Source: an optimization exercise on an open RTL-to-GDS flow (aim: small area, a short achievable clock period and few clock cycles per item). Production flows keep margins and buffers that such runs may drop.
Only simulation tests tie the RTL to the original design; equivalence was not proved.

==> design.v <==
module SET ( clk , rst, en, central, radius, busy, valid, candidate );
input clk, rst;
input en;
input [7:0] central;
input [3:0] radius;
output busy;
output valid;
output [7:0] candidate;
parameter IDLE = 2'b00;
parameter COMPUTE = 2'd1;
parameter OUT = 2'd2;
reg busy, next_busy;
reg valid, next_valid;
reg [1:0] state, next_state;
reg [7:0] candidate, next_candidate;
reg signed [3:0] cenx,next_cenx;
reg signed [3:0] ceny,next_ceny;
reg signed [3:0] x,next_x;
reg signed [3:0] y,next_y;
reg [7:0] r,next_r;
reg [8:0] distance;
reg signed [8:0] dx, dy;
always@(*)
begin
  distance = 9'd0;
  next_state = state;
  next_valid = valid;
  next_x = x;
  next_y = y;
  dx = 9'sd0;
  dy = 9'sd0;
  case(state)
    IDLE:begin
      next_cenx = central[7:4];
      next_ceny = central[3:0];
      next_r = radius[3:0];
      next_x = -7;
      next_y = -7;
      next_candidate = 0;
      next_valid = 0;
      if(en == 1'b1) begin
        next_state = COMPUTE;
        next_busy = 1;
      end
      else begin
        next_state=IDLE;
        next_busy = 0;
      end
    end
    COMPUTE:begin
      next_busy = 1;
      next_cenx = cenx;
      next_ceny = ceny;
      next_r = r;
      dx = x - cenx;
      dy = y - ceny;
      distance = dx*dx + dy*dy;
      if(distance < r*r) begin
        next_candidate = candidate + 1;
      end
      else
        next_candidate = candidate;
    if(x != 7) begin
      next_x = x + 1;
      next_y = y;
      next_state = COMPUTE;
      next_valid = 0;
      end
    else if(x == 7 && y!= 7) begin
      next_y = y + 1;
      next_x = -7;
      next_state = COMPUTE;
      next_valid = 0;
      end
    if((x == 7) && (y == 7)) begin
      next_x = -7;
      next_y = -7;
      next_valid = 1;
      next_state = OUT;
    end
    end
    OUT:begin
      next_x = -7;
      next_y = -7;
      next_cenx = 0;
      next_ceny = 0;
      next_r = 0;
      next_busy = 0;
      next_valid = 0;
      next_state = IDLE;
      next_candidate = candidate;
    end
    default:begin
      next_state = state;
      next_candidate = candidate;
      next_valid = valid;
      next_busy = busy;
      next_cenx = cenx;
      next_ceny = ceny;
      next_r = r;
      next_x = x;
      next_y = y;
    end
  endcase
end
always@(posedge clk or posedge rst)
begin
  if(rst) begin
    state <= IDLE;
    candidate <= 8'd0;
    busy <= 1'b0;
    valid <= 1'b0;
    candidate <= 8'd0;
    r <= 16'd0;
  end
  else begin
    state <= next_state;
    valid <= next_valid;
    busy <= next_busy;
    candidate <= next_candidate;
    x <= next_x;
    y <= next_y;
    cenx <= next_cenx;
    ceny <= next_ceny;
    r <= next_r;
  end
end
endmodule
==> run.sh <==
#!/bin/bash
# synth_recipe.tcl (not shown) runs the flow's synth.tcl, then flattens the netlist and writes it again
# the make line also repeats each setting of config.mk as NAME=value (left out here)
make -C /OpenROAD-flow-scripts/flow DESIGN_CONFIG=/design/flow/config.mk WORK_HOME=/design/flow/orfs CLKGATE_MAP_FILE= SYNTH_SCRIPT=/design/flow/synth_recipe.tcl finish
==> config.mk <==
export PLATFORM = sky130hd
export DESIGN_NAME = SET
export DESIGN_NICKNAME = SET
export VERILOG_FILES = /design/flow/design.v
export SDC_FILE = /design/flow/constraint.sdc
export NUM_CORES = 4
export LEC_CHECK = 0
export CAP_MARGIN = 20
export CORE_MARGIN = 2
export CORE_UTILIZATION = 40
export SLEW_MARGIN = 20
==> constraint.sdc <==
create_clock -name core_clock -period 7.2 [get_ports {clk}]
set_input_delay 1.4400 -clock core_clock [delete_from_list [all_inputs] [get_ports {clk}]]
set_output_delay 1.4400 -clock core_clock [all_outputs]
set_load 0.01 [all_outputs]
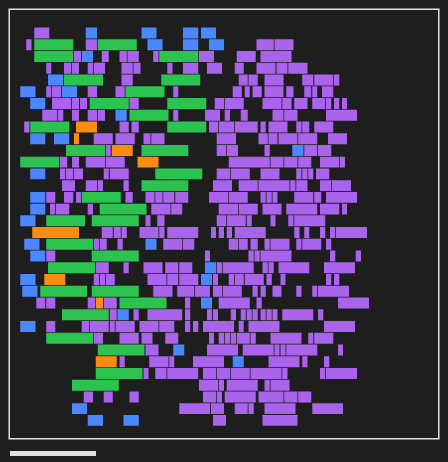
(cells colored by class)
The bar under the picture is 20 um long.
purple -> all other logic  # cells 333, share of their area 68%
green -> flops  # cells 32, share of their area 21%
orange -> clock drivers and dummy loads  # cells 8, share of their area 2.6%
blue -> other buffers and delay cells  # cells 35, share of their area 7.9%

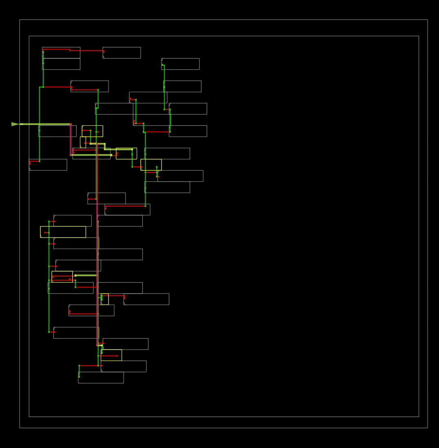
(clock nets)
clk_buf instances: 6
clk sinks: 32
Clock Skew: 0.0115 ns

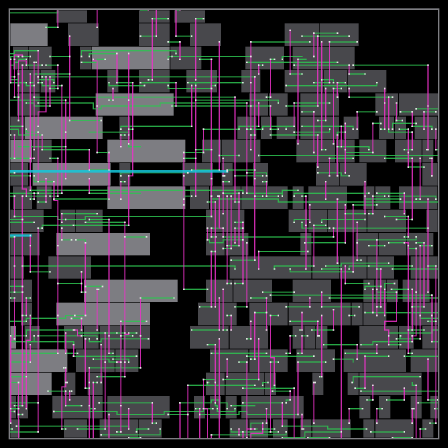
(layout detail)
Window x 25 to 75, y 44 to 94 um. Cells in gray, sequential cells in the stronger gray; small squares are vias.
magenta -> met2
cyan -> met3
green -> met1
netlist names of flops here include = `r` (4), `x` (4), `candidate` (2)
cells with their middle in the window = 161
sequential cells in the window = 10
most frequent = ha_1 (34), inv_1 (23), nor2_1 (10)

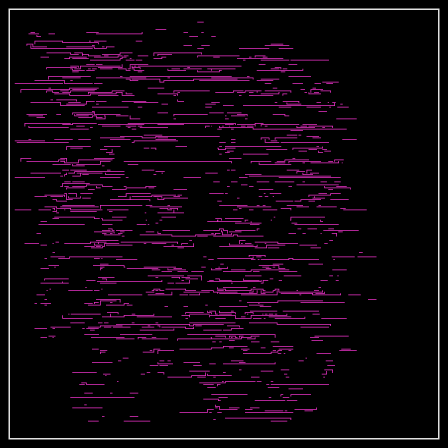
(met1 routing)
wire length on this layer = 3,180 um
main direction = horizontal

[cells in the final DEF (no fill, tap or decap), drive strengths merged, types with 4 or more instances in the layout]
| cell | n |
|---|---|
| mux2i | 8 |
| ha | 53 |
| a21oi | 14 |
| xor2 | 8 |
| inv | 69 |
| and2 | 6 |
| o21ai | 5 |
| buf | 11 |
| nor2 | 18 |
| clkdlybuf4s50 | 24 |
| clkbuf | 6 |
| a21o | 12 |
| nor3 | 4 |
| nor2b | 15 |
| edfxtp | 16 |
| xnor2 | 15 |
| nand3 | 8 |
| dfrtp | 16 |
| fa | 35 |
| and3 | 4 |
| nand2 | 28 |
[metrics by stage]
stage          area, um2  instances  setup WS, ns
2_1_floorplan       3620        369         0.384
3_3_place_gp        4000        499         0.156
5_1_grt             4230        516       -0.0354
6_report            4230        516         0.307
3_5_place_dp        4000        499       -0.0711
4_1_cts             4100        507        0.0142
[cell type report]
cell class / instances / area, um2
multi-input cells: 264 / 2530
flip-flops and latches: 32 / 881
clock inverters: 2 / 35.0
well taps: 108 / 135
fillers: 834 / 4530
clock buffers: 6 / 72.6
inverters: 69 / 259
repair buffers: 35 / 323
==> flow_summary_export.csv <==
group,metric,value,unit
setup_path,cp-start-kind,"register",
final_layout,nets,510,
global_routing,gr-max-usage-layer,"met2",
setup_path,cp_max_fo,5,
logic_synthesis,synthMuxAreaShare,2.83,%
clock_tree,numCtsBuffers,5,
worst_hold_path,min_from,"valid$_DFFE_PP0P_",
timing,finalHoldViolations,0,
setup_path,cp.arrival,7.10,ns
logic_synthesis,syn_avg_cell_area,9.82,um2
timing,fin_hold_ws,0.496,ns
logic_synthesis,netlist.area_leader.share,19.3,%
logic_synthesis,ys_ff_latch,32,
place,port_buffers,24,
timing,fin_tns_setup,0,ns
place,place.gp.congestion,0.790,
global_routing,grt_pass1_wl,11700,um
setup_path,crit_path_end_kind,"register",
route,ant_nets,0,
logic_synthesis,synthTopCellsByCount,"inv_1, ha_1, fa_1",
floorplanning,die-area,0.00984,mm2
logic_synthesis,synthSimpleGateAreaFrac,13.4,%
logic_synthesis,syn-cell-area,0.00362,mm2
place,dp_hpwl,5410,um
floorplanning,coreArea,0.00876,mm2
final_layout,regMostFlops,"candidate",
final_layout,utilization,48.3,%
outcome,status,"finished clean",
global_routing,grt_antenna_before_repair,0,
worst_hold_path,hold_depth,2,
floorplanning,num_io_pins,25,
timing,final.min_clock_period,6.89,ns
setup_path,critPathLaunch,"y[0]$_SDFFCE_PP1P_",
route,dr.max_layer_used,"met4",
setup_path,r2r-end,"candidate[7]$_DFFE_PP0P_",
logic_synthesis,ys_warn_count,1,
timing,relSlewSlack,53.6,%
setup_path,cp_slowest_stage_delay,0.55,ns
floorplanning,dieHeight,99.2,um
final_layout,drive_above_1_share,8.58,%
setup_path,regToRegSetupSlack,0.31,ns
timing,timing.fmax,145,MHz
timing,setup_viol,0,
logic_synthesis,synth_top_family_by_area,"adder cells",
clock_tree,cts_tree,"yes",
clock_tree,clk_latency,0.29,ns
floorplanning,rows,34,
logic_synthesis,syn_inst,369,
clock_tree,cts_resized,2,
logic_synthesis,synth_flop_cell,"edfxtp_1",
floorplanning,die_x,99.2,um
clock_tree,hold_buffers,0,
logic_synthesis,syn_nets,472,
setup_path,reg2reg_depth,27,
logic_synthesis,synth_adder_area_share,37.6,%
final_layout,largest_register_ffs,8,
Testbench counts, summed over its fixed seeds: cycles 174,336, queries 768.

[port drivers added, routing unchanged]
The results above use ideal ports. As a check the final layout listed here was re-extracted and re-timed, cells and wires unchanged.
Step 1 (the two cells are an assumption about what drives the block):
set clk [get_ports {clk}]
set_driving_cell -lib_cell sky130_fd_sc_hd__clkbuf_16 $clk
set_driving_cell -lib_cell sky130_fd_sc_hd__buf_2 [delete_from_list [all_inputs] $clk]
Step 2 also shifts input and output timing later by t, the mid clock arrival at the registers, as if the neighbouring blocks saw the same clock.
Three values: ideal, step 1, step 2; two values: the first two.
shift t [ns]: 0.303
setup slack, ns: 0.307 / 0.307 / 0.307
clock arrival spread, ns: 0.012 / 0.012
After both steps setup and hold are still met in this run. For this run, drivers alone change the setup slack by 0.000 ns; drivers and shift together by 0.000 ns.
